Source: an optimization exercise on an open RTL-to-GDS flow (aim: small area). Production flows keep margins and buffers that such runs may drop.
At most, simulation tests tie the RTL to the original design; equivalence was not proved.
Some runs may be left out. An edit can pass the tests and still lose a function that they never use.
For runs 5 to 7, only the layout was checked, not whether the RTL still works.
Treat power and IR drop as tool artefacts here; the default activity estimate runs too high for this design.

## flow/design.v in outline (module list and top-level ports)
// module qr_fa: 4 lines
// module qr_ha: 4 lines
// module qr_xor2: 3 lines
// module qr_xnor2: 3 lines
// module qr_nand2: 3 lines
// module qr_aoi21: 3 lines
// module qr_oai21: 3 lines
// module qr_mux2i: 3 lines
// module qr_mux2: 3 lines
// module qr_nand2b: 3 lines
// module qr_add32: 22 lines
// module qr_inv: 3 lines
// module multiple_rounds: 7252 lines
module multiple_rounds #(parameter N = 32, parameter M = 20)(
  input clk, input rst,
  input wire [N-1:0] a,
  input wire [N-1:0] b,
  input wire [N-1:0] c,
  input wire [N-1:0] d,
  output wire [N-1:0] a_out,
  output wire [N-1:0] b_out,
  output wire [N-1:0] c_out,
  output wire [N-1:0] d_out,
  output reg ready);
  // ...
==> flow/flow/run.sh <==
#!/bin/bash
# The standard layout, with minimum-size buffers on the ports instead of
# the delay-cell buffers buffer_ports picks by default. The whole make output
# is kept in standard_flow.log; ORFS keeps each tool's log under orfs/logs/.
bash standard.sh "BUFFER_PORTS_ARGS=-buffer_cell sky130_fd_sc_hd__buf_1" finish > standard_flow.log 2>&1
==> flow/standard.sh <==
#!/bin/bash
# synth_recipe.tcl (not shown) runs the flow's synth.tcl, then flattens the netlist and writes it again
# the make line also repeats each setting of config.mk as NAME=value (left out here)
make -C /OpenROAD-flow-scripts/flow DESIGN_CONFIG=/design/flow/config.mk WORK_HOME=/design/flow/orfs CLKGATE_MAP_FILE= SYNTH_SCRIPT=/design/flow/synth_recipe.tcl "${@:-finish}"
==> flow/config.mk <==
export PLATFORM = sky130hd
export DESIGN_NAME = multiple_rounds
export DESIGN_NICKNAME = multiple_rounds
export VERILOG_FILES = /design/flow/design.v
export SDC_FILE = /design/flow/constraint.sdc
export NUM_CORES = 4
export LEC_CHECK = 0
export CAP_MARGIN = 20
export CORE_MARGIN = 2
export CORE_UTILIZATION = 60
export CTS_BUF_LIST = sky130_fd_sc_hd__clkbuf_16
export CTS_CLUSTER_DIAMETER = 60
export CTS_CLUSTER_SIZE = 25
export PLACE_DENSITY = 0.7
export SLEW_MARGIN = 20
==> flow/constraint.sdc <==
create_clock -name core_clock -period 18.0 [get_ports {clk}]
set_input_delay 3.6000 -clock core_clock [delete_from_list [all_inputs] [get_ports {clk}]]
set_output_delay 3.6000 -clock core_clock [all_outputs]
set_load 0.01 [all_outputs]
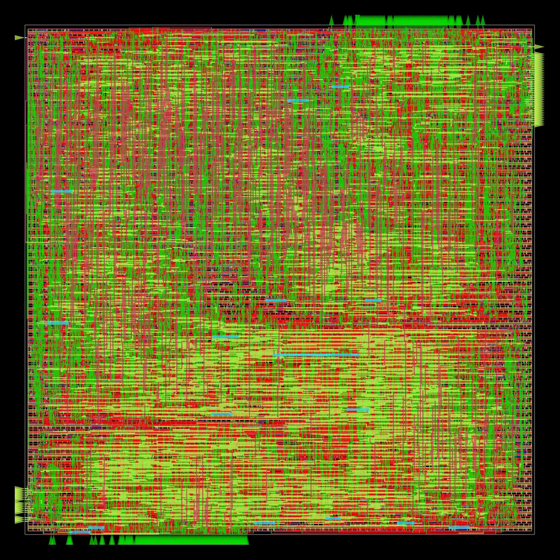
Run 1: the routed nets
Global Route Usage Sum: 0.4717
routed wl met3: 51.08 mm

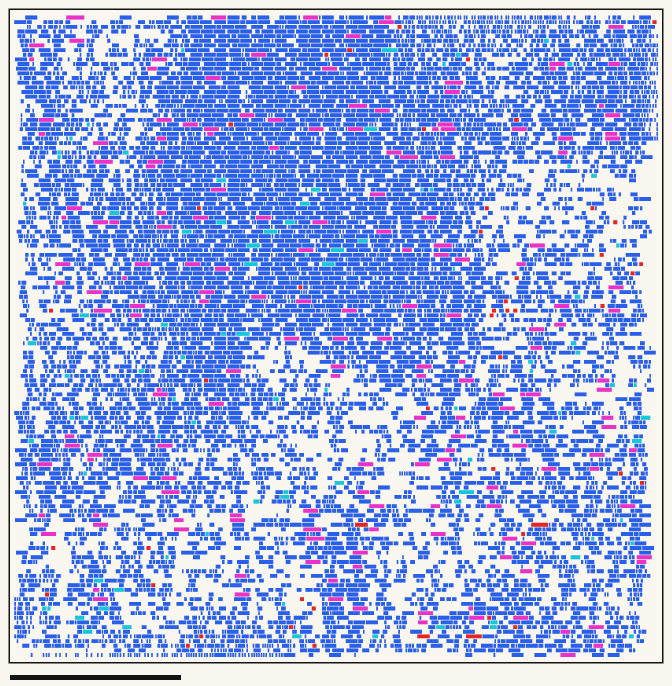
Run 1: drive-strength map
Scale bar: 100 um.
legend:
  x1 and smaller:
    color: blue
    cells: 8,343
    share: 96%
  x2:
    color: cyan
    cells: 90
    share: 1.0%
  x6 and larger:
    color: magenta
    cells: 182
    share: 2.1%
  x3 and x4:
    color: red
    cells: 48
    share: 0.55%
Buffers excl. clock: 296
area grow syn2layout: 9.160%

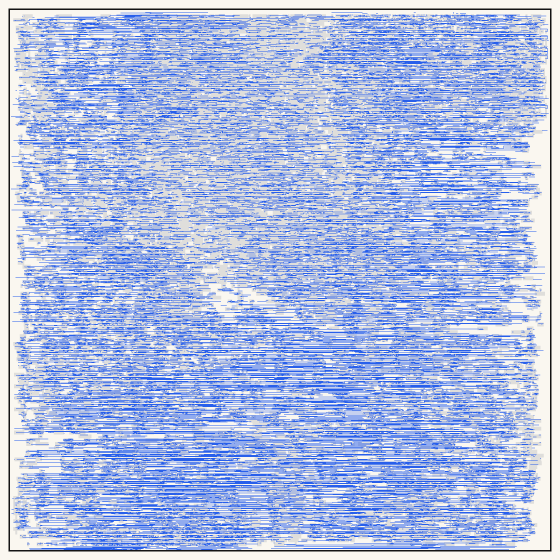
Run 1: the metal 1 layer
Cells faint in the background.
main direction: horizontal
share of all routed wire: 39%
nets with wire on the layer: 9,778
wire length on this layer: 138 mm

==> summary.txt, run 1 <==
STA
  – Shortest period the worst path allows: 17.62 ns
  – Worst rel slew slack: 0.1391
  – Tcrit/Tclk final: 0.9791
  – Setup TNS: 0 ns
  – Final setup fails: 0
  – Setup WS post-layout: 0.3766 ns
  – Slew of the pin with the lowest slew margin: 1.282 ns
  – Fmax achieved: 56.74 MHz
  – Fin. Hold Viols: 0
  – Clk_skew: 0.08768 ns
  – Max Slew Vio Count: 0
  – Worst hold margin: 0.3248 ns

Critical path
  – Slowest-stage cell, CP: fa_1
  – WP data arrival: 18.31 ns
  – R2R depth: 44
  – CP peak stage delay: 0.55 ns
  – Crit-path max FO: 2
  – Largest delay contributor family on the critical path: adder cells
  – Levels on crit path: 44
  – CP Capture Type: register
  – Worst path buffer plus inverter count: 4
  – Worst setup SP type: register
  – Critical Setup Path Class: register to register
  – Reg2reg setup slack: 0.38 ns
  – Most used cell, CP: fa_1
  – WP data required: 18.69 ns

Synth
  – Yosys reg bits: 1,427
  – Compound-Gate Fraction of Synth Area: 0.1117
  – Synth Cell Area: 0.08533 mm^2
  – Commonest cells post-synth: 1,416 x dfxtp_1, 1,220 x xor2_1, 968 x ha_1, 813 x xnor2_1, 663 x inv_1
  – Yosys top cell by area: dfxtp_1
  – Main synth FF type: dfxtp_1
  – Top-count cell post-synth: dfxtp_1
  – Simple-gate portion of the synthesized area: 0.06983
  – Combinational family with the most area after synthesis: adder cells
  – Seq/Total Area, Yosys: 0.3354
  – Top cells by area, synth: dfxtp_1 33%, ha_1 14%, xor2_1 13%, fa_1 9.4%, xnor2_1 8.3%
  – Synth Area in Adders: 0.2358
  – Syn_area_per_cell: 10.42 um^2
  – Cells after Synth: 8,185
  – XOR/XNOR Fraction of Synth Area: 0.2172
  – Post-synth EDFFs: 0
  – Synth unique cells: 91
  – Synth top area share: 0.3322
  – Mapped Nets: 9,683
  – Post-synth ARST share: 0.007708
  – Yosys warns: 2
  – Multiplexer share of the synthesized area: 0.0002346

Min path
  – Class of the worst hold path: register to register
  – Hold depth: 0

Clock tree
  – Post_cts resized: 0
  – Worst-Skew Late Latency: 0.82 ns
  – Postcts setup bufs: 0
  – Root buf cell: clkbuf_16
  – Clock transition at path regs: 0.10 ns
  – Clock buffer depth: 3
  – CTS tree: built
  – Inserted Clock Buffers: 110
  – Hold buffer count at cts: 0
  – Clock Sinks: 1,427
  – H-tree lvl count: 3

Place
  – Post-DP HPWL: 301.5 mm
  – Post-DP Area: 0.08889 mm^2
  – Pre-CTS WS: 0.3872 ns
  – Inst Count DP: 10,360
  – Count of buffers from port buffering: 258
  – GPL Wtd Cong: 1.148

Finish
  – Fraction of layout cells with a size suffix above 1: 0.03694
  – Inverters excl. clock: 664
  – Final Cell Area: 0.09314 mm^2
  – Num sequential: 1,427
  – Finished Layout Cells: 10,560
  – Biggest Area Class: multi-input gates
  – Multi-input gate count: 6,081
  – Clock network area share: 0.04394
  – Commonest non-fill, non-tap cell in the layout: dfxtp_1
  – Layout non-clock buf frac: 0.01353
  – FF/Latch Area: 0.02863 mm^2
  – Most frequent cells in the layout: 1,415 x dfxtp_1, 1,214 x xor2_1, 968 x ha_1, 804 x xnor2_1, 663 x inv_1
  – Final antenna diode count: 7
  – # clk buffers: 111
  – Fraction of area in multi-input gates: 0.5829
  – Final Util: 0.6587
  – Largest register FFs: 10
  – Layout fillers: 10,790
  – Nets: 10,080
  – Area of the multi-input gates: 0.05429 mm^2
  – Seq/total area: 0.3073

Route
  – DRC: 0
  – First-pass DRT Iterations: 6
  – DR top layer: met5
  – DR vias: 66,620
  – Detail-routed via count per cell: 6.309
  – WL met2: 136.2 mm
  – Routed WL: 350.3 mm
  – DRT antenna net count: 0
  – Wire per inst: 33.17 um
  – Met1 WL: 137.9 mm
  – First DRT Iteration DRCs: 9,133

Floorplanning
  – Tap Count: 1,890
  – Starting Density: 0.6034
  – Core area: 0.1414 mm^2
  – Die H: 381.1 um
  – Die area: 0.1452 mm^2
  – Core Rows: 138
  – Die W: 381.1 um
  – IO Pins: 259

Global routing
  – Met2 Use GR: 0.6481
  – GR Util met1: 0.6209
  – First-pass GRT wire length: 479.7 mm
  – Total gr overflow: 0
  – Initial antenna violation count: 35
  – Vias in the first global route: 65,060
  – Met3 Track Usage GR: 0.1964
  – Busiest grt layer: met2
  – Largest net degree at the start of global routing: 89

Job
  – Number of max-cap violations: 0

Outcome
  – Status: timing/DRC/antenna clean
Run 1, signal wires by layer:
Two of the layers only.
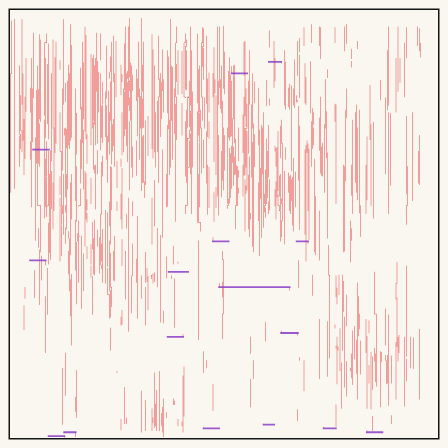

==> inputs of run 2 (changes only) <==
--- a/flow/config.mk
+++ b/flow/config.mk
@@ -11,4 +11,4 @@
 export CTS_BUF_LIST = sky130_fd_sc_hd__clkbuf_16
-export CTS_CLUSTER_DIAMETER = 60
-export CTS_CLUSTER_SIZE = 25
+export CTS_CLUSTER_DIAMETER = 70
+export CTS_CLUSTER_SIZE = 30
 export PLACE_DENSITY = 0.7
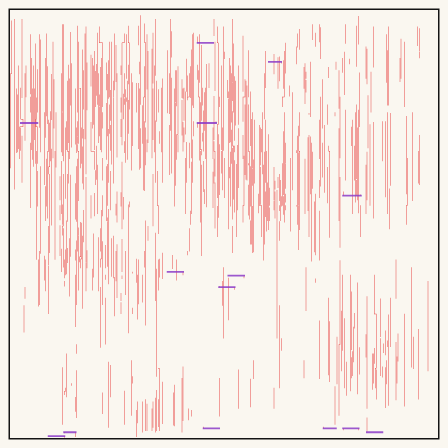
Run 2: signal wires by layer
Two of the layers only.
legend:
  M5:
    color: purple
    wire_length: 190 um
  M4:
    color: red
    wire_length: 25.0 mm

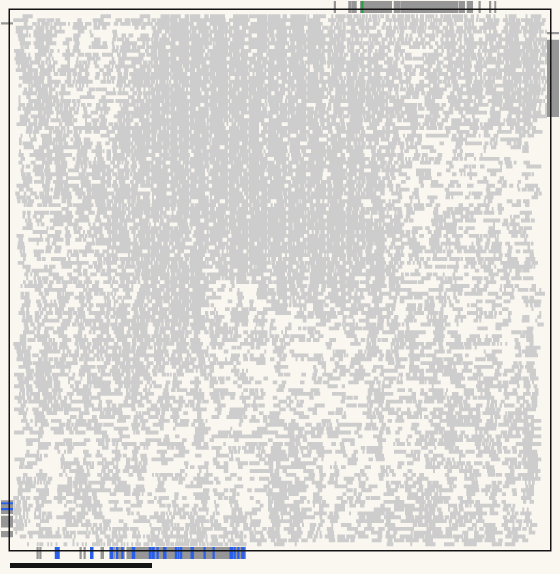
Run 2: I/O pins on the die edge
Scale bar: 100 um. Pins as bars across the die edge, other pins in gray.
legend:
  `rst`:
    color: green
    pins: 1
    direction: input
    edge: top
  `c`:
    color: blue
    pins: 32
    direction: input
    edge: 30 bottom, 2 left
all pins by edge: 112 bottom, 89 top, 41 right, 17 left

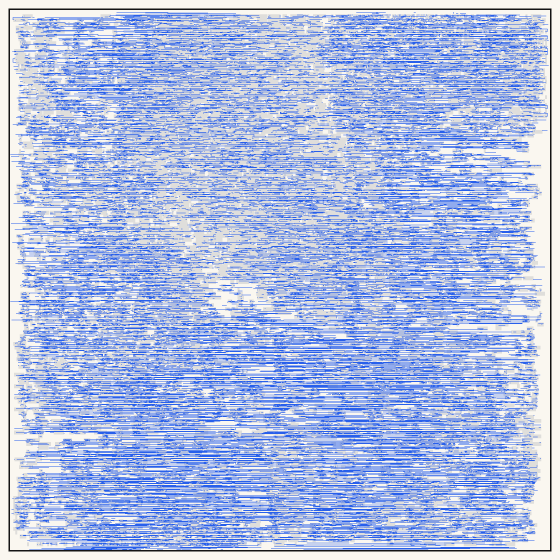
Run 2: the metal 1 layer
Cells faint in the background.
main direction: horizontal
share of all routed wire: 40%
wire length on this layer: 137 mm
nets with wire on the layer: 9,731
longest straight run: 144 um
GR Util met1: 0.6212
DR vias: 66,080
Routed WL: 346.4 mm

==> run 2 against run 1 <==
Against the previous run:
- still clean
- sequential share of layout area grew 0.28 points
- final cell count fell by 0.37%
- clock skew decreased by 0.0091 ns
- critical path type unchanged
- critical endpoint is now r7_k26_z24$_DFF_P_
==> summary.txt, run 2 <==
Outcome
  – Status: timing/DRC/antenna clean (unchanged)

Critical path
  – Most used cell, CP: fa_1 (unchanged)
  – Slowest-stage cell, CP: fa_1 (unchanged)
  – CP peak stage delay: 0.59 ns (was 0.55 ns)
  – Levels on crit path: 44 (unchanged)
  – R2R depth: 44 (unchanged)
  – Largest delay contributor family on the critical path: adder cells (unchanged)
  – WP data required: 18.67 ns (was 18.69 ns)
  – Reg2reg setup slack: 0.42 ns (was 0.38 ns)

Finish
  – Multi-input gate count: 6,081 (unchanged)
  – Largest register FFs: 10 (unchanged)
  – Seq/total area: 0.3101 (was 0.3073)
  – Area grow syn2layout: 8.187% (was 9.160%)
  – Clock network area share: 0.03561 (was 0.04394)
  – Final antenna diode count: 11 (was 7)
  – Buffers excl. clock: 295 (was 296)
  – Final Util: 0.6528 (was 0.6587)
  – Nets: 10,050 (was 10,080)
  – FF/Latch Area: 0.02862 mm^2 (was 0.02863 mm^2)
  – # clk buffers: 88 (was 111)
  – Finished Layout Cells: 10,520 (was 10,560)

Global routing
  – First-pass GRT wire length: 474.4 mm (was 479.7 mm)
  – Busiest grt layer: met2 (unchanged)
  – Met2 Use GR: 0.6360 (was 0.6481)
  – Vias in the first global route: 64,230 (was 65,060)
  – Global Route Usage Sum: 0.4666 (was 0.4717)
  – Met3 Track Usage GR: 0.1880 (was 0.1964)

Min path
  – Class of the worst hold path: register to register (unchanged)

Synth
  – Mapped Nets: 9,683 (unchanged)
  – Yosys reg bits: 1,427 (unchanged)
  – Synth Area in Adders: 0.2358 (unchanged)
  – Synth Cell Area: 0.08533 mm^2 (unchanged)
  – Post-synth ARST share: 0.007708 (unchanged)
  – XOR/XNOR Fraction of Synth Area: 0.2172 (unchanged)
  – Yosys warns: 2 (unchanged)
  – Top-count cell post-synth: dfxtp_1 (unchanged)
  – Combinational family with the most area after synthesis: adder cells (unchanged)
  – Cells after Synth: 8,185 (unchanged)
  – Syn_area_per_cell: 10.42 um^2 (unchanged)

Place
  – Inst Count DP: 10,360 (unchanged)
  – Post-DP HPWL: 301.5 mm (unchanged)
  – Count of buffers from port buffering: 258 (unchanged)
  – Post-DP Area: 0.08889 mm^2 (unchanged)

Route
  – Detail-routed via count per cell: 6.281 (was 6.309)
  – First-pass DRT Iterations: 8 (was 6)
  – DR top layer: met5 (unchanged)
  – Wire per inst: 32.93 um (was 33.17 um)
  – First DRT Iteration DRCs: 9,116 (was 9,133)

STA
  – Max Slew Vio Count: 0 (unchanged)
  – Setup TNS: 0 ns (unchanged)
  – Final setup fails: 0 (unchanged)
  – Worst hold margin: 0.3362 ns (was 0.3248 ns)
  – Slew of the pin with the lowest slew margin: 1.245 ns (was 1.282 ns)
  – Setup WS post-layout: 0.4213 ns (was 0.3766 ns)

Clock tree
  – Hold buffer count at cts: 0 (unchanged)
  – Post_cts resized: 0 (unchanged)
  – Clock buffer depth: 3 (unchanged)
  – CTS tree: built (unchanged)
  – Postcts setup bufs: 0 (unchanged)

Floorplanning
  – Die W: 381.1 um (unchanged)
  – Core area: 0.1414 mm^2 (unchanged)
  – Die area: 0.1452 mm^2 (unchanged)
  – Tap Count: 1,890 (unchanged)
  – Starting Density: 0.6034 (unchanged)
  – Die H: 381.1 um (unchanged)
  – IO Pins: 259 (unchanged)
Run 2, the routed nets:
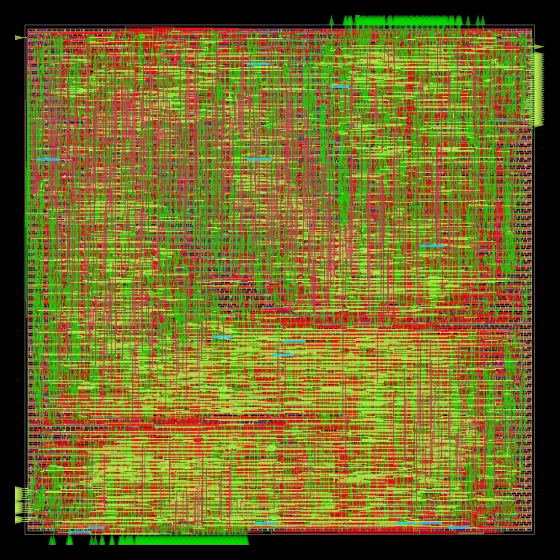

==> inputs of run 3 (changes only) <==
--- a/flow/config.mk
+++ b/flow/config.mk
@@ -11,4 +11,4 @@
 export CTS_BUF_LIST = sky130_fd_sc_hd__clkbuf_16
-export CTS_CLUSTER_DIAMETER = 70
-export CTS_CLUSTER_SIZE = 30
+export CTS_CLUSTER_DIAMETER = 75
+export CTS_CLUSTER_SIZE = 35
 export PLACE_DENSITY = 0.7
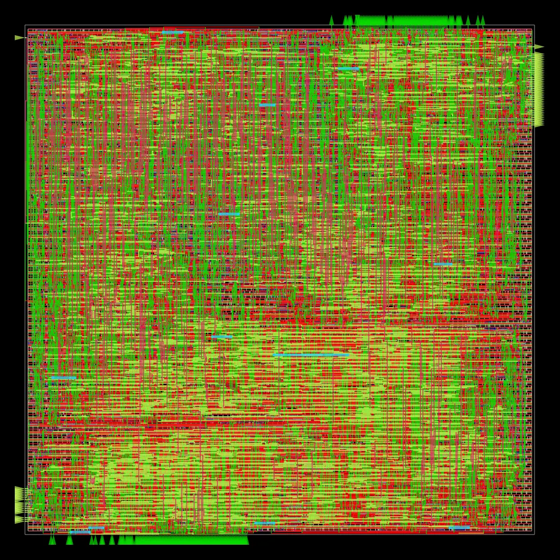
Run 3: the routed nets
routed wl met3: 50.37 mm
Global Route Usage Sum: 0.4695

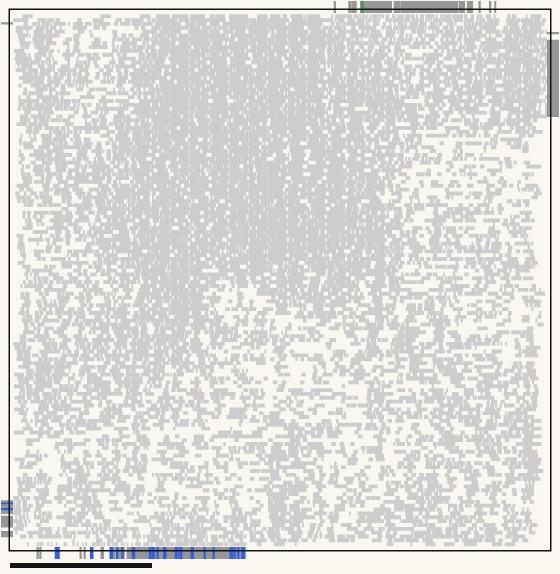
Run 3: I/O pins on the die edge
Scale bar: 100 um. Pins as bars across the die edge, other pins in gray.
legend:
  `rst`:
    color: green
    pins: 1
    direction: input
    edge: top
  `c`:
    color: blue
    pins: 32
    direction: input
    edge: 30 bottom, 2 left
all pins by edge: 112 bottom, 89 top, 41 right, 17 left

==> run 3 against run 2 <==
Against the previous run:
- sequential share of layout area about the same
- clock-buffer cell count is 7 lower
- synthesized area is the same
- maximum frequency hardly changed
- hold slack better by 0.0040 ns
- critical path depth stayed put
- non-clock buffer count rose by 1
- first-iteration DRC count up 1.8%
- routed wire length increased by 0.32%
- register-to-register slack hardly changed
- clock skew decreased by 0.018 ns
- highest routed layer unchanged
==> summary.txt, run 3 <==
Outcome
  – Status: timing/DRC/antenna clean (unchanged)

Critical path
  – Levels on crit path: 44 (unchanged)
  – Reg2reg setup slack: 0.43 ns (was 0.42 ns)
  – Worst path buffer plus inverter count: 4 (was 5)
  – Slowest-stage cell, CP: fa_1 (unchanged)
  – Crit-path max FO: 2 (unchanged)
  – WP data arrival: 18.20 ns (was 18.25 ns)
  – WP data required: 18.63 ns (was 18.67 ns)
  – R2R depth: 44 (unchanged)
  – Largest delay contributor family on the critical path: adder cells (unchanged)
  – Most used cell, CP: fa_1 (unchanged)
  – Worst setup SP type: register (unchanged)
  – CP peak stage delay: 0.55 ns (was 0.59 ns)
  – CP Capture Type: register (unchanged)
  – Critical Setup Path Class: register to register (unchanged)

Route
  – First DRT Iteration DRCs: 9,279 (was 9,116)
  – Detail-routed via count per cell: 6.295 (was 6.281)
  – DR vias: 66,210 (was 66,080)
  – DRC: 0 (unchanged)
  – Met1 WL: 137.2 mm (was 137.3 mm)
  – Routed WL: 347.5 mm (was 346.4 mm)
  – Wire per inst: 33.04 um (was 32.93 um)
  – First-pass DRT Iterations: 8 (unchanged)

Finish
  – Inverters excl. clock: 664 (unchanged)
  – Final Cell Area: 0.09221 mm^2 (was 0.09231 mm^2)
  – Final antenna diode count: 13 (was 11)
  – Buffers excl. clock: 296 (was 295)
  – Area of the multi-input gates: 0.05429 mm^2 (was 0.05427 mm^2)
  – Fraction of layout cells with a size suffix above 1: 0.03122 (was 0.03144)
  – Layout non-clock buf frac: 0.01366 (was 0.01350)
  – Biggest Area Class: multi-input gates (unchanged)
  – Seq/total area: 0.3104 (was 0.3101)
  – Fraction of area in multi-input gates: 0.5888 (was 0.5879)
  – # clk buffers: 81 (was 88)
  – FF/Latch Area: 0.02863 mm^2 (was 0.02862 mm^2)
  – Layout fillers: 10,880 (was 10,900)
  – Finished Layout Cells: 10,520 (about the same)
  – Multi-input gate count: 6,081 (unchanged)
  – Area grow syn2layout: 8.068% (was 8.187%)
  – Num sequential: 1,427 (unchanged)
  – Final Util: 0.6521 (was 0.6528)
  – Clock network area share: 0.03409 (was 0.03561)
  – Largest register FFs: 10 (unchanged)
  – Nets: 10,050 (about the same)

Job
  – Number of max-cap violations: 0 (unchanged)

Synth
  – Mapped Nets: 9,683 (unchanged)
  – Simple-gate portion of the synthesized area: 0.06983 (unchanged)
  – Syn_area_per_cell: 10.42 um^2 (unchanged)
  – Synth unique cells: 91 (unchanged)
  – Yosys warns: 2 (unchanged)
  – Post-synth ARST share: 0.007708 (unchanged)
  – Main synth FF type: dfxtp_1 (unchanged)
  – Synth top area share: 0.3322 (unchanged)
  – Post-synth EDFFs: 0 (unchanged)
  – Synth Cell Area: 0.08533 mm^2 (unchanged)
  – Compound-Gate Fraction of Synth Area: 0.1117 (unchanged)
  – Seq/Total Area, Yosys: 0.3354 (unchanged)
  – Yosys top cell by area: dfxtp_1 (unchanged)
  – Top cells by area, synth: dfxtp_1 33%, ha_1 14%, xor2_1 13%, fa_1 9.4%, xnor2_1 8.3% (unchanged)
  – Multiplexer share of the synthesized area: 0.0002346 (unchanged)
  – Combinational family with the most area after synthesis: adder cells (unchanged)
  – XOR/XNOR Fraction of Synth Area: 0.2172 (unchanged)
  – Top-count cell post-synth: dfxtp_1 (unchanged)
  – Yosys reg bits: 1,427 (unchanged)
  – Commonest cells post-synth: 1,416 x dfxtp_1, 1,220 x xor2_1, 968 x ha_1, 813 x xnor2_1, 663 x inv_1 (unchanged)

Place
  – Post-DP Area: 0.08889 mm^2 (unchanged)
  – Pre-CTS WS: 0.3872 ns (unchanged)
  – Inst Count DP: 10,360 (unchanged)
  – GPL Wtd Cong: 1.148 (unchanged)
  – Post-DP HPWL: 301.5 mm (unchanged)
  – Count of buffers from port buffering: 258 (unchanged)

Clock tree
  – Postcts setup bufs: 0 (unchanged)
  – CTS tree: built (unchanged)
  – Clock Sinks: 1,427 (unchanged)
  – Clock transition at path regs: 0.12 ns (was 0.11 ns)
  – Inserted Clock Buffers: 80 (was 87)
  – Hold buffer count at cts: 0 (unchanged)
  – Worst-Skew Late Latency: 0.78 ns (was 0.79 ns)
  – Clock buffer depth: 3 (unchanged)
  – H-tree lvl count: 3 (unchanged)
  – Post_cts resized: 0 (unchanged)

Floorplanning
  – Die H: 381.1 um (unchanged)
  – Core Rows: 138 (unchanged)
  – Die W: 381.1 um (unchanged)
  – Tap Count: 1,890 (unchanged)
  – IO Pins: 259 (unchanged)
  – Die area: 0.1452 mm^2 (unchanged)
  – Core area: 0.1414 mm^2 (unchanged)
  – Starting Density: 0.6034 (unchanged)

STA
  – Worst hold margin: 0.3402 ns (was 0.3362 ns)
  – Max Slew Vio Count: 0 (unchanged)
  – Clk_skew: 0.06059 ns (was 0.07858 ns)
  – Shortest period the worst path allows: 17.57 ns (was 17.58 ns)
  – Worst rel slew slack: 0.1791 (was 0.1644)
  – Tcrit/Tclk final: 0.9762 (was 0.9766)
  – Setup WS post-layout: 0.4291 ns (was 0.4213 ns)
  – Fmax achieved: 56.91 MHz (was 56.89 MHz)
  – Slew of the pin with the lowest slew margin: 1.223 ns (was 1.245 ns)
  – Fin. Hold Viols: 0 (unchanged)

Global routing
  – First-pass GRT wire length: 477.1 mm (was 474.4 mm)
  – Vias in the first global route: 64,690 (was 64,230)
  – Total gr overflow: 0 (unchanged)
  – GR Util met1: 0.6248 (was 0.6212)
  – Initial antenna violation count: 35 (unchanged)
  – Met2 Use GR: 0.6426 (was 0.6360)
  – Largest net degree at the start of global routing: 89 (unchanged)
  – Met3 Track Usage GR: 0.1847 (was 0.1880)
  – Busiest grt layer: met2 (unchanged)

Min path
  – Hold depth: 0 (unchanged)
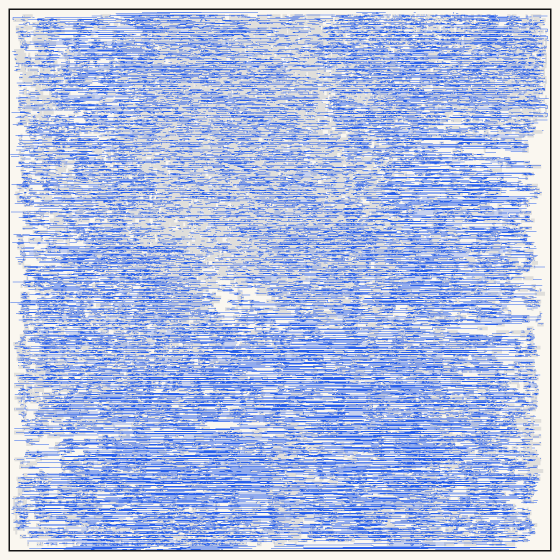
Run 3: the metal 1 layer
Cells faint in the background.
wire length on this layer: 137 mm
longest straight run: 140 um
nets with wire on the layer: 9,733
share of all routed wire: 39%

Run 3, signal wires by layer:
Two of the layers only.
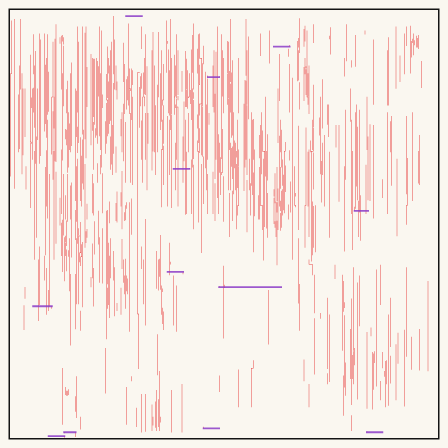

==> inputs of run 4 (changes only) <==
--- a/flow/config.mk
+++ b/flow/config.mk
@@ -10,5 +10,5 @@
 export CORE_UTILIZATION = 60
-export CTS_BUF_LIST = sky130_fd_sc_hd__clkbuf_16
-export CTS_CLUSTER_DIAMETER = 75
-export CTS_CLUSTER_SIZE = 35
+export CTS_BUF_LIST = sky130_fd_sc_hd__clkbuf_8 sky130_fd_sc_hd__clkbuf_16
+export CTS_CLUSTER_DIAMETER = 70
+export CTS_CLUSTER_SIZE = 30
 export PLACE_DENSITY = 0.7
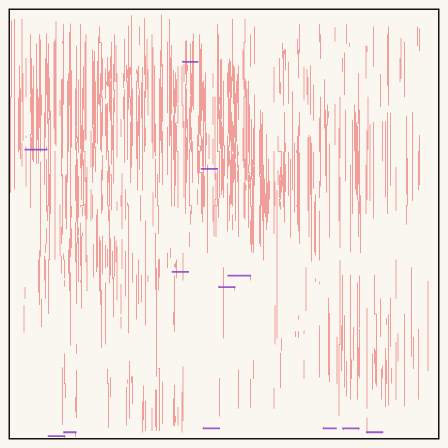
Run 4: signal wires by layer
Two of the layers only.
legend:
  M4:
    color: red
    wire_length: 25.0 mm
  M5:
    color: purple
    wire_length: 169 um
DR vias: 66,320
Routed WL: 348.4 mm
wire per inst: 33.11 um
Global Route Usage Sum: 0.4688

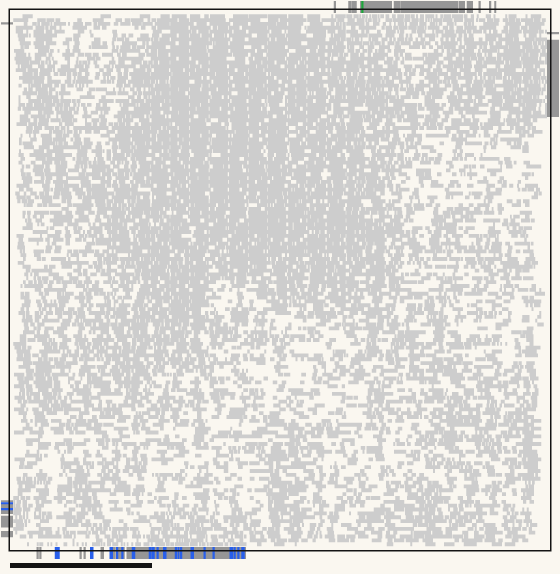
Run 4: I/O pins on the die edge
Scale bar: 100 um. Pins as bars across the die edge, other pins in gray.
legend:
  `c`:
    color: blue
    pins: 32
    direction: input
    edge: 30 bottom, 2 left
  `rst`:
    color: green
    pins: 1
    direction: input
    edge: top
all pins by edge: 112 bottom, 89 top, 41 right, 17 left

==> run 4 against run 3 <==
Against the previous run:
- global-route usage shrank 0.067 points
- sequential cell count is the same
- maximum frequency shrank 0.81%
- critical path depth grew 1
- highest routed layer unchanged
- via count grew 0.18%
- setup slack lost 0.14 ns
==> summary.txt, run 4 <==
Finish
  – Largest register FFs: 10 (unchanged)
  – Biggest Area Class: multi-input gates (unchanged)
  – Multi-input gate count: 6,081 (unchanged)
  – Fraction of layout cells with a size suffix above 1: 0.03167 (was 0.03122)
  – Nets: 10,050 (about the same)
  – Most frequent cells in the layout: 1,416 x dfxtp_1, 1,214 x xor2_1, 968 x ha_1, 805 x xnor2_1, 666 x inv_1 (was 1,415 x dfxtp_1, 1,214 x xor2_1, 968 x ha_1, 803 x xnor2_1, 664 x inv_1)
  – Final Util: 0.6530 (was 0.6521)
  – Buffers excl. clock: 295 (was 296)
  – Inverters excl. clock: 664 (unchanged)
  – Seq/total area: 0.3100 (was 0.3104)
  – Layout fillers: 10,860 (was 10,880)
  – Commonest non-fill, non-tap cell in the layout: dfxtp_1 (unchanged)
  – Finished Layout Cells: 10,520 (about the same)
  – Num sequential: 1,427 (unchanged)

Place
  – Count of buffers from port buffering: 258 (unchanged)
  – Pre-CTS WS: 0.3872 ns (unchanged)
  – GPL Wtd Cong: 1.148 (unchanged)
  – Post-DP HPWL: 301.5 mm (unchanged)
  – Inst Count DP: 10,360 (unchanged)

Critical path
  – R2R depth: 45 (was 44)
  – Crit-path max FO: 2 (unchanged)
  – WP data required: 18.67 ns (was 18.63 ns)
  – Most used cell, CP: fa_1 (unchanged)
  – Levels on crit path: 45 (was 44)
  – Slowest-stage cell, CP: fa_1 (unchanged)
  – Largest delay contributor family on the critical path: adder cells (unchanged)

STA
  – Shortest period the worst path allows: 17.72 ns (was 17.57 ns)
  – Worst hold margin: 0.3364 ns (was 0.3402 ns)
  – Setup TNS: 0 ns (unchanged)
  – Fin. Hold Viols: 0 (unchanged)
  – Slew of the pin with the lowest slew margin: 1.254 ns (was 1.223 ns)
  – Fmax achieved: 56.45 MHz (was 56.91 MHz)
  – Tcrit/Tclk final: 0.9842 (was 0.9762)
  – Worst rel slew slack: 0.1578 (was 0.1791)

Global routing
  – Initial antenna violation count: 32 (was 35)
  – Total gr overflow: 0 (unchanged)

Synth
  – Simple-gate portion of the synthesized area: 0.06983 (unchanged)
  – Top-count cell post-synth: dfxtp_1 (unchanged)
  – Synth top area share: 0.3322 (unchanged)
  – Main synth FF type: dfxtp_1 (unchanged)
  – Seq/Total Area, Yosys: 0.3354 (unchanged)
  – Yosys warns: 2 (unchanged)
  – Cells after Synth: 8,185 (unchanged)
  – Synth unique cells: 91 (unchanged)
  – Post-synth ARST share: 0.007708 (unchanged)
  – Post-synth EDFFs: 0 (unchanged)
  – Synth Area in Adders: 0.2358 (unchanged)
  – Mapped Nets: 9,683 (unchanged)
  – Combinational family with the most area after synthesis: adder cells (unchanged)
  – Commonest cells post-synth: 1,416 x dfxtp_1, 1,220 x xor2_1, 968 x ha_1, 813 x xnor2_1, 663 x inv_1 (unchanged)
  – Yosys top cell by area: dfxtp_1 (unchanged)
  – XOR/XNOR Fraction of Synth Area: 0.2172 (unchanged)

Route
  – First DRT Iteration DRCs: 9,419 (was 9,279)
  – WL met2: 134.8 mm (was 135.4 mm)
  – DRT antenna net count: 0 (unchanged)
  – First-pass DRT Iterations: 6 (was 8)
  – DR top layer: met5 (unchanged)
  – Routed wl met3: 50.67 mm (was 50.37 mm)

Clock tree
  – Inserted Clock Buffers: 87 (was 80)
  – Clock transition at path regs: 0.11 ns (was 0.12 ns)
  – Postcts setup bufs: 0 (unchanged)
  – Clock buffer depth: 3 (unchanged)
  – Post_cts resized: 0 (unchanged)
  – H-tree lvl count: 3 (unchanged)

Min path
  – Class of the worst hold path: register to register (unchanged)

Job
  – Number of max-cap violations: 0 (unchanged)

Floorplanning
  – Die area: 0.1452 mm^2 (unchanged)
  – Die H: 381.1 um (unchanged)
  – Starting Density: 0.6034 (unchanged)
  – IO Pins: 259 (unchanged)
  – Core Rows: 138 (unchanged)
  – Core area: 0.1414 mm^2 (unchanged)

Outcome
  – Status: timing/DRC/antenna clean (unchanged)
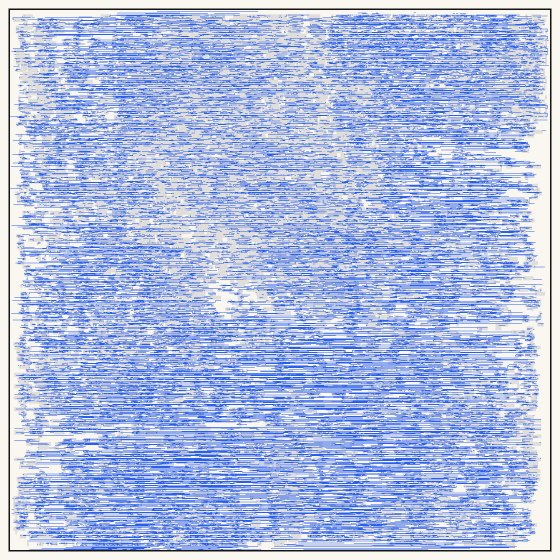
Run 4: the metal 1 layer
Cells faint in the background.
longest straight run: 151 um
share of all routed wire: 40%
nets with wire on the layer: 9,737
GR Util met1: 0.6218

Run 4, IR drop over the die:
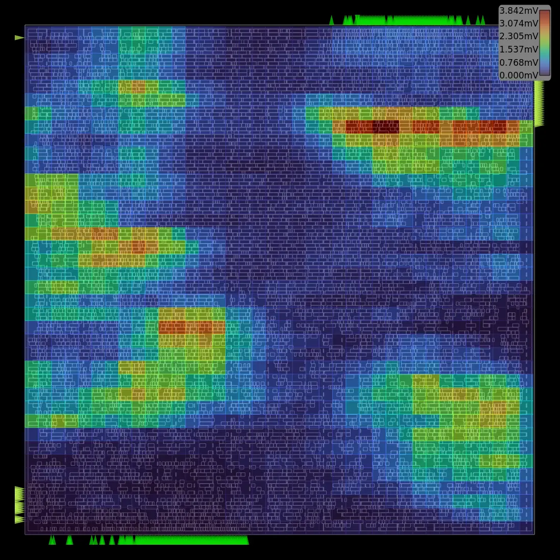

## Run 5: large edit since run 4, in outline
flow/design.v: 7309 -> 14133 lines; modules unchanged: 9
  multiple_rounds: edited, 7252 -> 14104 lines
  removed: qr_mux2, qr_nand2b, qr_add32
==> flow/run.sh (new file) <==
#!/bin/bash
# synth_recipe.tcl (not shown) runs the flow's synth.tcl, then flattens the netlist and writes it again
# the make line also repeats each setting of config.mk as NAME=value (left out here)
make -C /OpenROAD-flow-scripts/flow DESIGN_CONFIG=/design/flow/config.mk WORK_HOME=/design/flow/orfs CLKGATE_MAP_FILE= SYNTH_SCRIPT=/design/flow/synth_recipe.tcl finish
==> flow/config.mk (replaced) <==
export PLATFORM = sky130hd
export DESIGN_NAME = multiple_rounds
export DESIGN_NICKNAME = multiple_rounds
export VERILOG_FILES = /design/flow/design.v
export SDC_FILE = /design/flow/constraint.sdc
export NUM_CORES = 4
export LEC_CHECK = 0
export CAP_MARGIN = 20
export CORE_MARGIN = 2
export CORE_UTILIZATION = 45
export PLACE_DENSITY = 0.6
export SLEW_MARGIN = 20
export SYNTH_HIERARCHICAL = 1
export SYNTH_MINIMUM_KEEP_SIZE = 0
removed: flow/flow/run.sh
removed: flow/standard.sh
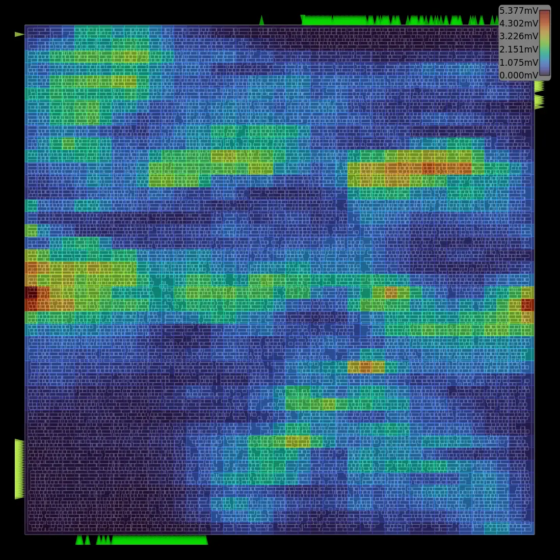
Run 5: IR drop over the die

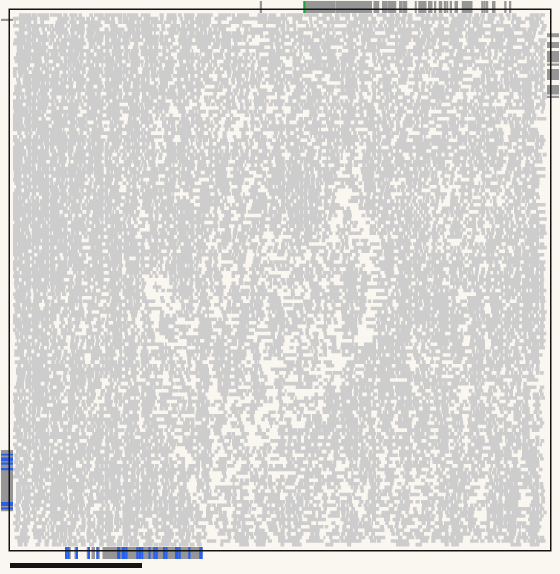
Run 5: I/O pins on the die edge
Scale bar: 100 um. Pins as bars across the die edge, other pins in gray.
legend:
  `rst`:
    color: green
    pins: 1
    direction: input
    edge: top
  `c`:
    color: blue
    pins: 32
    direction: input
    edge: 24 bottom, 8 left
all pins by edge: 106 top, 94 bottom, 35 left, 24 right
Die H: 410.5 um
Die W: 410.5 um
count of buffers from port buffering: 258

==> run 5 against run 4 <==
Against the previous run:
- the layout now fails its checks (capacitance limit, slew limit, setup timing)
- cell area is 34% higher
- critical path depth rose by 79
- register-to-register slack got worse by 3.4 ns
- die area grew 16%
- maximum frequency is 16% lower
- global-route usage shrank 9.0 points
- first-iteration DRC count fell by 46%
- sequential share of layout area is 7.8 points lower
- hold slack worse by 0.020 ns
- via count rose by 2.4%
- critical path type unchanged
- largest cell class unchanged
==> summary.txt, run 5 <==
Outcome
  – Status: finished with violations (was timing/DRC/antenna clean)
  – Layout check faults: capacitance limit, slew limit, setup timing

Floorplanning
  – Die area: 0.1685 mm^2 (was 0.1452 mm^2)
  – IO Pins: 259 (unchanged)
  – Starting Density: 0.4522 (was 0.6034)
  – Core Rows: 149 (was 138)
  – Core area: 0.1644 mm^2 (was 0.1414 mm^2)

Finish
  – Layout non-clock buf frac: 0.2500 (was 0.01350)
  – Final Cell Area: 0.1239 mm^2 (was 0.09234 mm^2)
  – Commonest non-fill, non-tap cell in the layout: buf_4 (was dfxtp_1)
  – Buffers excl. clock: 3,981 (was 295)
  – Seq/total area: 0.2319 (was 0.3100)
  – Fraction of layout cells with a size suffix above 1: 0.4752 (was 0.03167)
  – Final Util: 0.7536 (was 0.6530)
  – Area of the multi-input gates: 0.05611 mm^2 (was 0.05428 mm^2)
  – Layout fillers: 11,420 (was 10,860)
  – Nets: 11,470 (was 10,050)
  – Finished Layout Cells: 13,620 (was 10,520)
  – FF/Latch Area: 0.02873 mm^2 (was 0.02862 mm^2)
  – Largest register FFs: 10 (unchanged)
  – Num sequential: 1,429 (was 1,427)
  – Inverters excl. clock: 0 (was 664)
  – Fraction of area in multi-input gates: 0.4529 (was 0.5878)

Clock tree
  – Post_cts resized: 534 (was 0)
  – Clock transition at path regs: 0.06 ns (was 0.11 ns)
  – CTS tree: built (unchanged)
  – Clock buffer depth: 3 (unchanged)
  – Clock Sinks: 1,429 (was 1,427)
  – Postcts setup bufs: 512 (was 0)
  – Inserted Clock Buffers: 157 (was 87)
  – Hold buffer count at cts: 0 (unchanged)

Critical path
  – Crit-path max FO: 3 (was 2)
  – R2R depth: 124 (was 45)
  – CP Capture Type: register (unchanged)
  – Most used cell, CP: buf_4 (was fa_1)
  – CP peak stage delay: 0.59 ns (was 0.62 ns)
  – WP data required: 18.65 ns (was 18.67 ns)
  – Largest delay contributor family on the critical path: buffers and inverters (was adder cells)
  – Worst path buffer plus inverter count: 54 (was 6)
  – Slowest-stage cell, CP: xor2_4 (was fa_1)
  – WP data arrival: 21.77 ns (was 18.39 ns)
  – Worst setup SP type: register (unchanged)

Synth
  – Top-count cell post-synth: xor2_1 (was dfxtp_1)
  – Combinational family with the most area after synthesis: XOR/XNOR gates (was adder cells)
  – Synth top area share: 0.3818 (was 0.3322)
  – Commonest cells post-synth: 3,160 x xor2_1, 1,418 x dfxtp_1 (was 1,416 x dfxtp_1, 1,220 x xor2_1, 968 x ha_1, 813 x xnor2_1, 663 x inv_1)
  – Mapped Nets: 7,342 (was 9,683)
  – Synth unique cells: 13 (was 91)
  – Post-synth ARST share: 0.007698 (was 0.007708)
  – Post-synth EDFFs: 0 (unchanged)
  – Simple-gate portion of the synthesized area: 0.04152 (was 0.06983)
  – Syn_area_per_cell: 10.37 um^2 (was 10.42 um^2)
  – Main synth FF type: dfxtp_1 (unchanged)
  – Yosys warns: 7 (was 2)
  – XOR/XNOR Fraction of Synth Area: 0.4429 (was 0.2172)

Route
  – Detail-routed via count per cell: 4.987 (was 6.303)
  – Routed wl met3: 20.34 mm (was 50.67 mm)
  – Met1 WL: 132.4 mm (was 137.7 mm)
  – DRC: 0 (unchanged)
  – WL met2: 168.5 mm (was 134.8 mm)
  – DR top layer: met5 (unchanged)
  – First-pass DRT Iterations: 6 (unchanged)
  – DRT antenna net count: 0 (unchanged)
  – Routed WL: 346.0 mm (was 348.4 mm)

Global routing
  – Vias in the first global route: 66,620 (was 64,470)
  – First-pass GRT wire length: 454.2 mm (was 476.6 mm)
  – Largest net degree at the start of global routing: 129 (was 89)
  – Met3 Track Usage GR: 0.05257 (was 0.1921)
  – Met2 Use GR: 0.6680 (was 0.6382)
  – Initial antenna violation count: 15 (was 32)

STA
  – Shortest period the worst path allows: 21.12 ns (was 17.72 ns)
  – Max Slew Vio Count: 4 (was 0)
  – Final setup fails: 302 (was 0)
  – Setup WS post-layout: -3.121 ns (was 0.2850 ns)
  – Fin. Hold Viols: 0 (unchanged)
  – Worst hold margin: 0.3163 ns (was 0.3364 ns)
  – Clk_skew: 0.02685 ns (was 0.08364 ns)
  – Setup TNS: -379.31 ns (was 0 ns)

Min path
  – Hold depth: 0 (unchanged)
  – Class of the worst hold path: register to register (unchanged)

Place
  – Post-DP HPWL: 273.5 mm (was 301.5 mm)
  – GPL Wtd Cong: 1.002 (was 1.148)

Job
  – Number of max-cap violations: 1 (was 0)
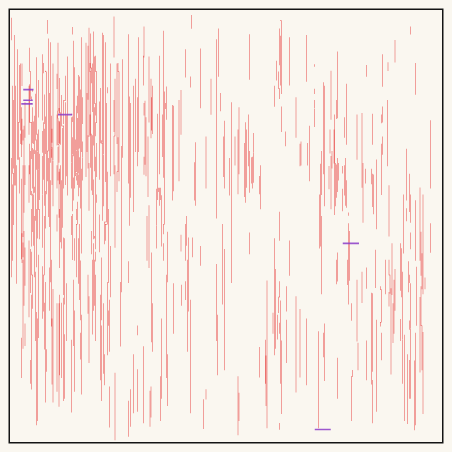
Run 5: signal wires by layer
Two of the layers only.
legend:
  M5:
    color: purple
    wire_length: 64.4 um
  M4:
    color: red
    wire_length: 24.7 mm
Global Route Usage Sum: 0.3791
wire per inst: 25.40 um

==> inputs of run 6 (changes only) <==
--- a/flow/config.mk
+++ b/flow/config.mk
@@ -9,4 +9,5 @@
 export CORE_MARGIN = 2
-export CORE_UTILIZATION = 45
-export PLACE_DENSITY = 0.6
+export CORE_UTILIZATION = 65
+export GPL_TIMING_DRIVEN = 0
+export PLACE_DENSITY = 0.72
 export SLEW_MARGIN = 20
==> run 6 against run 5 <==
Against the previous run:
- the flow now stops in global routing
- synthesized cell count did not move
- synthesized area stayed put
==> summary.txt, run 6 <==
Outcome
  – Status: stopped before the end (was finished with violations)
  – Failed at: global routing
  – Stop err: [ERROR GRT-0232] Routing congestion too high. Check the congestion heatmap in the GUI.

Synth
  – Post-synth ARST share: 0.007698 (unchanged)
  – Seq/Total Area, Yosys: 0.3855 (unchanged)
  – Multiplexer share of the synthesized area: 0.08078 (unchanged)
  – Synth Area in Adders: 0.006732 (unchanged)
  – Mapped Nets: 7,342 (unchanged)
  – Simple-gate portion of the synthesized area: 0.04152 (unchanged)
  – Synth unique cells: 13 (unchanged)
  – Cells after Synth: 7,172 (unchanged)
  – Yosys warns: 7 (unchanged)
  – Main synth FF type: dfxtp_1 (unchanged)
  – Combinational family with the most area after synthesis: XOR/XNOR gates (unchanged)
  – Synth Cell Area: 0.07435 mm^2 (unchanged)
  – Compound-Gate Fraction of Synth Area: 0.04039 (unchanged)
  – Top-count cell post-synth: xor2_1 (unchanged)
  – Top cells by area, synth: dfxtp_1 38%, xor2_1 37%, mux2i_1 8.1%, xnor2_1 7.1%, o21ai_1 4.0% (unchanged)
  – XOR/XNOR Fraction of Synth Area: 0.4429 (unchanged)
  – Commonest cells post-synth: 3,160 x xor2_1, 1,418 x dfxtp_1 (unchanged)
  – Yosys reg bits: 1,429 (unchanged)
  – Yosys top cell by area: dfxtp_1 (unchanged)
  – Syn_area_per_cell: 10.37 um^2 (unchanged)
  – Synth top area share: 0.3818 (unchanged)
  – Post-synth EDFFs: 0 (unchanged)

Clock tree
  – H-tree lvl count: 4 (unchanged)
  – Inserted Clock Buffers: 148 (was 157)
  – Post_cts resized: 1,843 (was 534)
  – Hold buffer count at cts: 0 (unchanged)
  – Clock Sinks: 1,429 (unchanged)
  – Postcts setup bufs: 995 (was 512)
  – Root buf cell: clkbuf_16 (unchanged)
  – Clock buffer depth: 3 (unchanged)

Floorplanning
  – Die W: 342.2 um (was 410.5 um)
  – Die H: 342.2 um (was 410.5 um)
  – Core Rows: 124 (was 149)
  – Starting Density: 0.6529 (was 0.4522)
  – IO Pins: 259 (unchanged)

Place
  – Post-DP Area: 0.07896 mm^2 (was 0.1003 mm^2)
  – Count of buffers from port buffering: 258 (unchanged)
  – GPL Wtd Cong: 1.041 (was 1.002)
  – Post-DP HPWL: 224.0 mm (was 273.5 mm)
  – Pre-CTS WS: -9.233 ns (was -4.879 ns)
  – Inst Count DP: 8,942 (was 12,350)

Global routing
  – Largest net degree at the start of global routing: 17
## Run 7: large edit since run 6, in outline
flow/design.v: 14133 -> 12967 lines; modules unchanged: 9
  qr_mux2: new, 3 lines
  qr_nand2b: new, 3 lines
  multiple_rounds: edited, 14104 -> 12932 lines
==> module qr_nand2b as of run 7 <==
module qr_nand2b(input A_N, input B, output Y);
  assign Y = ~(~A_N & B);
endmodule
==> module qr_mux2 as of run 7 <==
module qr_mux2(input SEL, input A0, input A1, output Y);
  assign Y = SEL ? A1 : A0;
endmodule
--- a/flow/config.mk
+++ b/flow/config.mk
@@ -8,7 +8,6 @@
 export CAP_MARGIN = 20
 export CORE_MARGIN = 2
-export CORE_UTILIZATION = 65
-export GPL_TIMING_DRIVEN = 0
-export PLACE_DENSITY = 0.72
+export CORE_UTILIZATION = 60
+export PLACE_DENSITY = 0.7
 export SLEW_MARGIN = 20
 export SYNTH_HIERARCHICAL = 1
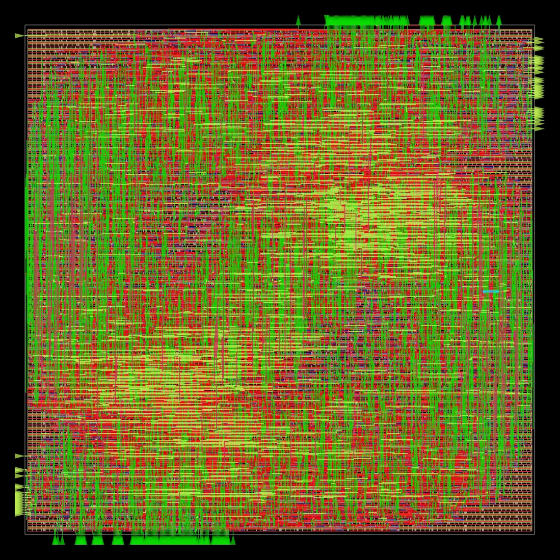
Run 7: the routed nets
wire per inst: 32.81 um
DR vias: 46,620
routed wl met3: 30.68 mm
Routed WL: 295.7 mm

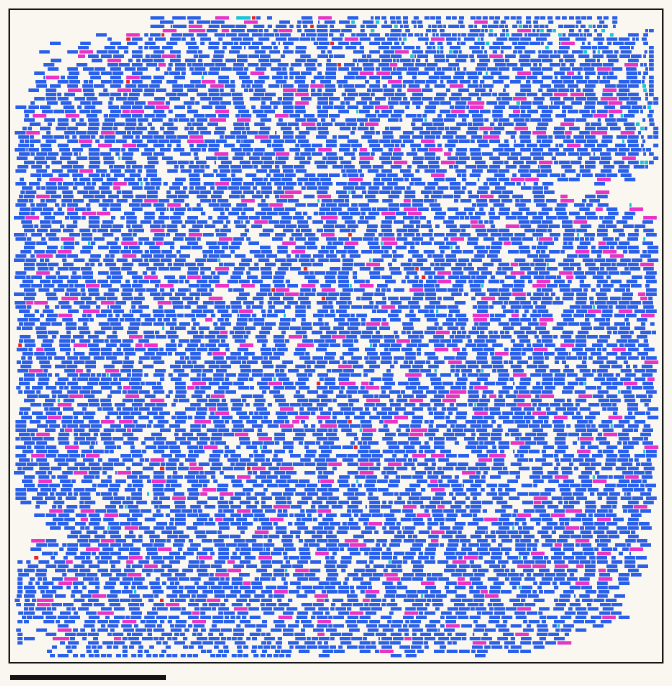
Run 7: drive-strength map
Scale bar: 100 um.
legend:
  x3 and x4:
    color: red
    cells: 21
    share: 0.31%
  x6 and larger:
    color: magenta
    cells: 422
    share: 6.2%
  x2:
    color: cyan
    cells: 83
    share: 1.2%
  x1 and smaller:
    color: blue
    cells: 6,255
    share: 92%
Buffers excl. clock: 268
Setup WS post-layout: 0.1786 ns

==> run 7 against run 6 <==
Against the previous run:
- now clean on timing, DRC and antenna
- synthesized cell count decreased by 17%
- synthesized area increased by 38%
==> summary.txt, run 7 <==
Outcome
  – Status: timing/DRC/antenna clean (was stopped before the end)

STA
  – Tcrit/Tclk final: 0.9901
  – Worst hold margin: 0.3162 ns
  – Fin. Hold Viols: 0
  – Shortest period the worst path allows: 17.82 ns
  – Setup TNS: 0 ns
  – Fmax achieved: 56.11 MHz
  – Final setup fails: 0

Finish
  – Layout non-clock buf frac: 0.02248
  – Commonest non-fill, non-tap cell in the layout: dfxtp_1
  – Largest register FFs: 10
  – Layout fillers: 11,220
  – Inverters excl. clock: 0
  – FF/Latch Area: 0.06498 mm^2
  – Most frequent cells in the layout: 3,232 x dfxtp_1, 1,360 x xor2_1, 1,200 x fa_1, 327 x clkbuf_16, 258 x clkdlybuf4s50_1
  – Clock network area share: 0.08894
  – Multi-input gate count: 2,729
  – # clk buffers: 445
  – Final Cell Area: 0.1182 mm^2
  – Area grow syn2layout: 15.46%

Place
  – Pre-CTS WS: 0.5560 ns (was -9.233 ns)
  – GPL Wtd Cong: 0.9509 (was 1.041)
  – Inst Count DP: 8,458 (was 8,942)

Clock tree
  – Root buf cell: clkbuf_16 (unchanged)
  – Inserted Clock Buffers: 319 (was 148)
  – Hold buffer count at cts: 0 (unchanged)
  – CTS tree: built
  – Worst-Skew Late Latency: 0.93 ns

Synth
  – Synth unique cells: 10 (was 13)
  – Multiplexer share of the synthesized area: 0 (was 0.08078)
  – Top cells by area, synth: dfxtp_1 63%, fa_1 23%, xor2_1 12%, and2_1 0.62%, ha_1 0.49% (was dfxtp_1 38%, xor2_1 37%, mux2i_1 8.1%, xnor2_1 7.1%, o21ai_1 4.0%)
  – Compound-Gate Fraction of Synth Area: 0 (was 0.04039)
  – Cells after Synth: 5,986 (was 7,172)
  – Post-synth ARST share: 0.003392 (was 0.007698)
  – Simple-gate portion of the synthesized area: 0.008150 (was 0.04152)
  – Mapped Nets: 7,356 (was 7,342)
  – Synth Cell Area: 0.1024 mm^2 (was 0.07435 mm^2)
  – Main synth FF type: dfxtp_1 (unchanged)
  – Combinational family with the most area after synthesis: adder cells (was XOR/XNOR gates)
  – Yosys reg bits: 3,243 (was 1,429)
  – Post-synth EDFFs: 0 (unchanged)
  – Synth top area share: 0.6318 (was 0.3818)

Route
  – First-pass DRT Iterations: 5

Global routing
  – Vias in the first global route: 50,710
  – GR Util met1: 0.5024
  – Total gr overflow: 0
  – Busiest grt layer: met1
  – Met2 Use GR: 0.5018
  – Global Route Usage Sum: 0.3484
  – Initial antenna violation count: 32

Critical path
  – CP Capture Type: register
  – WP data arrival: 18.61 ns
  – Slowest-stage cell, CP: xor2_1
  – Reg2reg setup slack: 0.18 ns
  – Largest delay contributor family on the critical path: adder cells
  – Worst path buffer plus inverter count: 0
  – Most used cell, CP: fa_1
  – Crit-path max FO: 2
  – Critical Setup Path Class: register to register
  – Worst setup SP type: register

Floorplanning
  – Core area: 0.1695 mm^2
  – Core Rows: 151 (was 124)
  – IO Pins: 259 (unchanged)
  – Tap Count: 2,218

Job
  – Number of max-cap violations: 0

Min path
  – Class of the worst hold path: register to register
  – Hold depth: 0
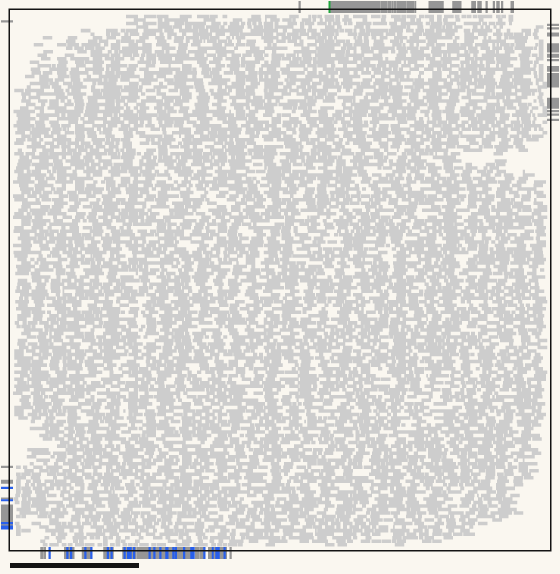
Run 7: I/O pins on the die edge
Scale bar: 100 um. Pins as bars across the die edge, other pins in gray.
legend:
  `c`:
    color: blue
    pins: 32
    direction: input
    edge: 27 bottom, 5 left
  `rst`:
    color: green
    pins: 1
    direction: input
    edge: top
Die H: 417.1 um
Die W: 417.1 um


## Gallery

IR drop over the die.
Plate I
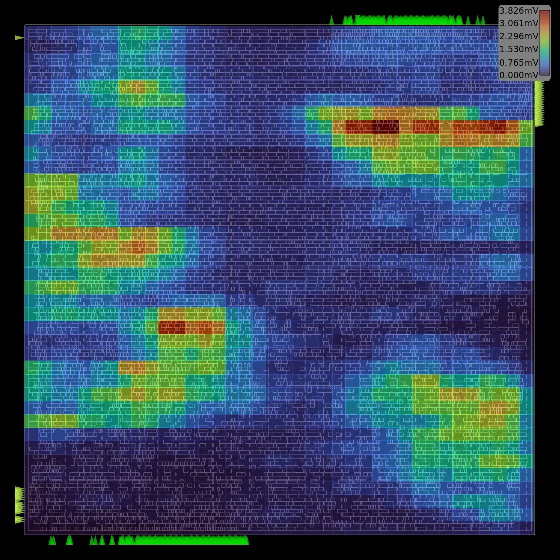
Plate II
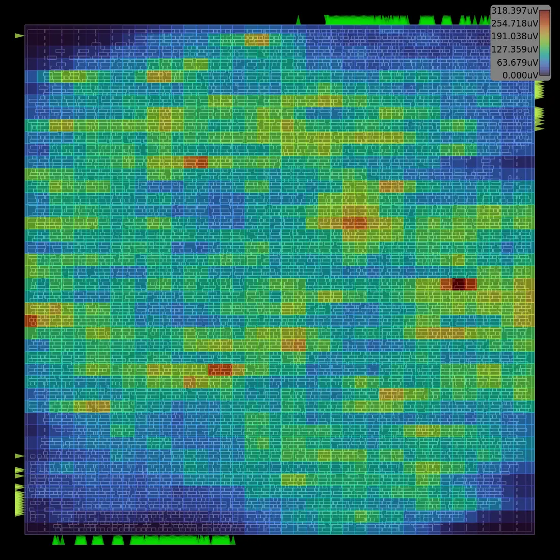
| from | picture |
|---|---|
| run 7 | Plate II |
| run 3 | Plate I |


==> screenshots <==
Drive-strength map.
Scale bar: 100 um.
image #1
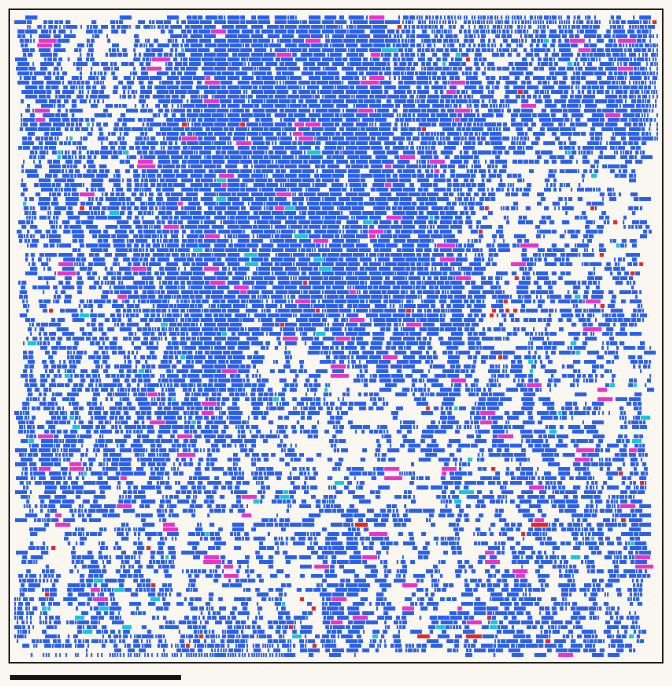
image #2
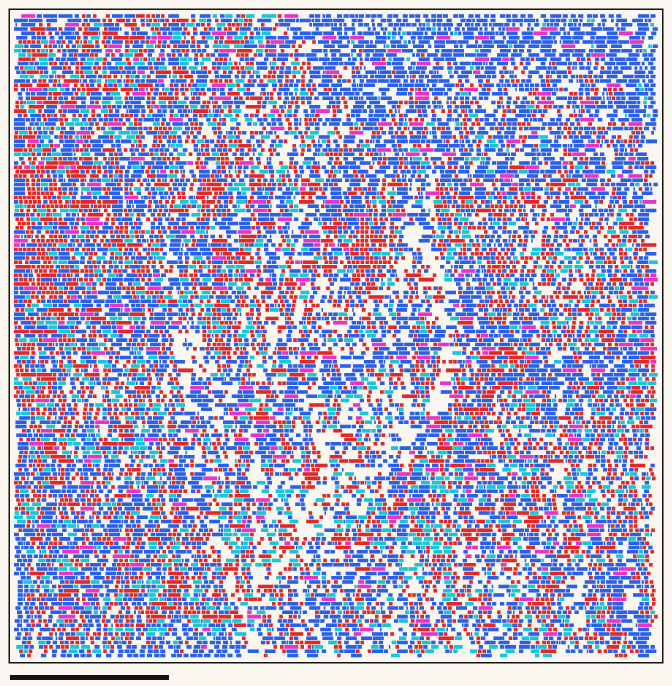
For run 5, see image #2.
For run 3, see image #1.

==> static timing again, ports no longer ideal <==
How much do the figures lean on ideal ports? The routed layouts below were timed once more, with nothing changed but the port constraints. Step 1 sets driving cells, clkbuf_16 on the clock port and buf_2 on the other inputs (assumed; they add their load-dependent delay and slew). Step 2, shift: input delay + t, output delay - t, t = (earliest + latest rising clock arrival at the registers) / 2. This alone moves slack from input paths to output paths. Three values: ideal ports, drivers, drivers and shift; two values: the first two.
run	shift t [ns]	setup WS [ns]	hold slack, ns
run 1	0.867	0.377 / 0.377 / 0.057	0.325 / 0.325 / 0.325
run 2	0.842	0.421 / 0.421 / 0.016	0.336 / 0.336 / 0.336
run 3	0.837	0.429 / 0.429 / 0.079	0.340 / 0.340 / 0.340
run 4	0.834	0.285 / 0.285 / 0.103	0.336 / 0.336 / 0.336
run 5	0.909	-3.121 / -3.121 / -3.121	0.316 / 0.316 / 0.316
run 7	0.996	0.179 / 0.179 / 0.179	0.316 / 0.316 / 0.316
The setup slack of run 2, which loses most, moves by 0.000 ns with the drivers and by -0.405 ns with both steps.
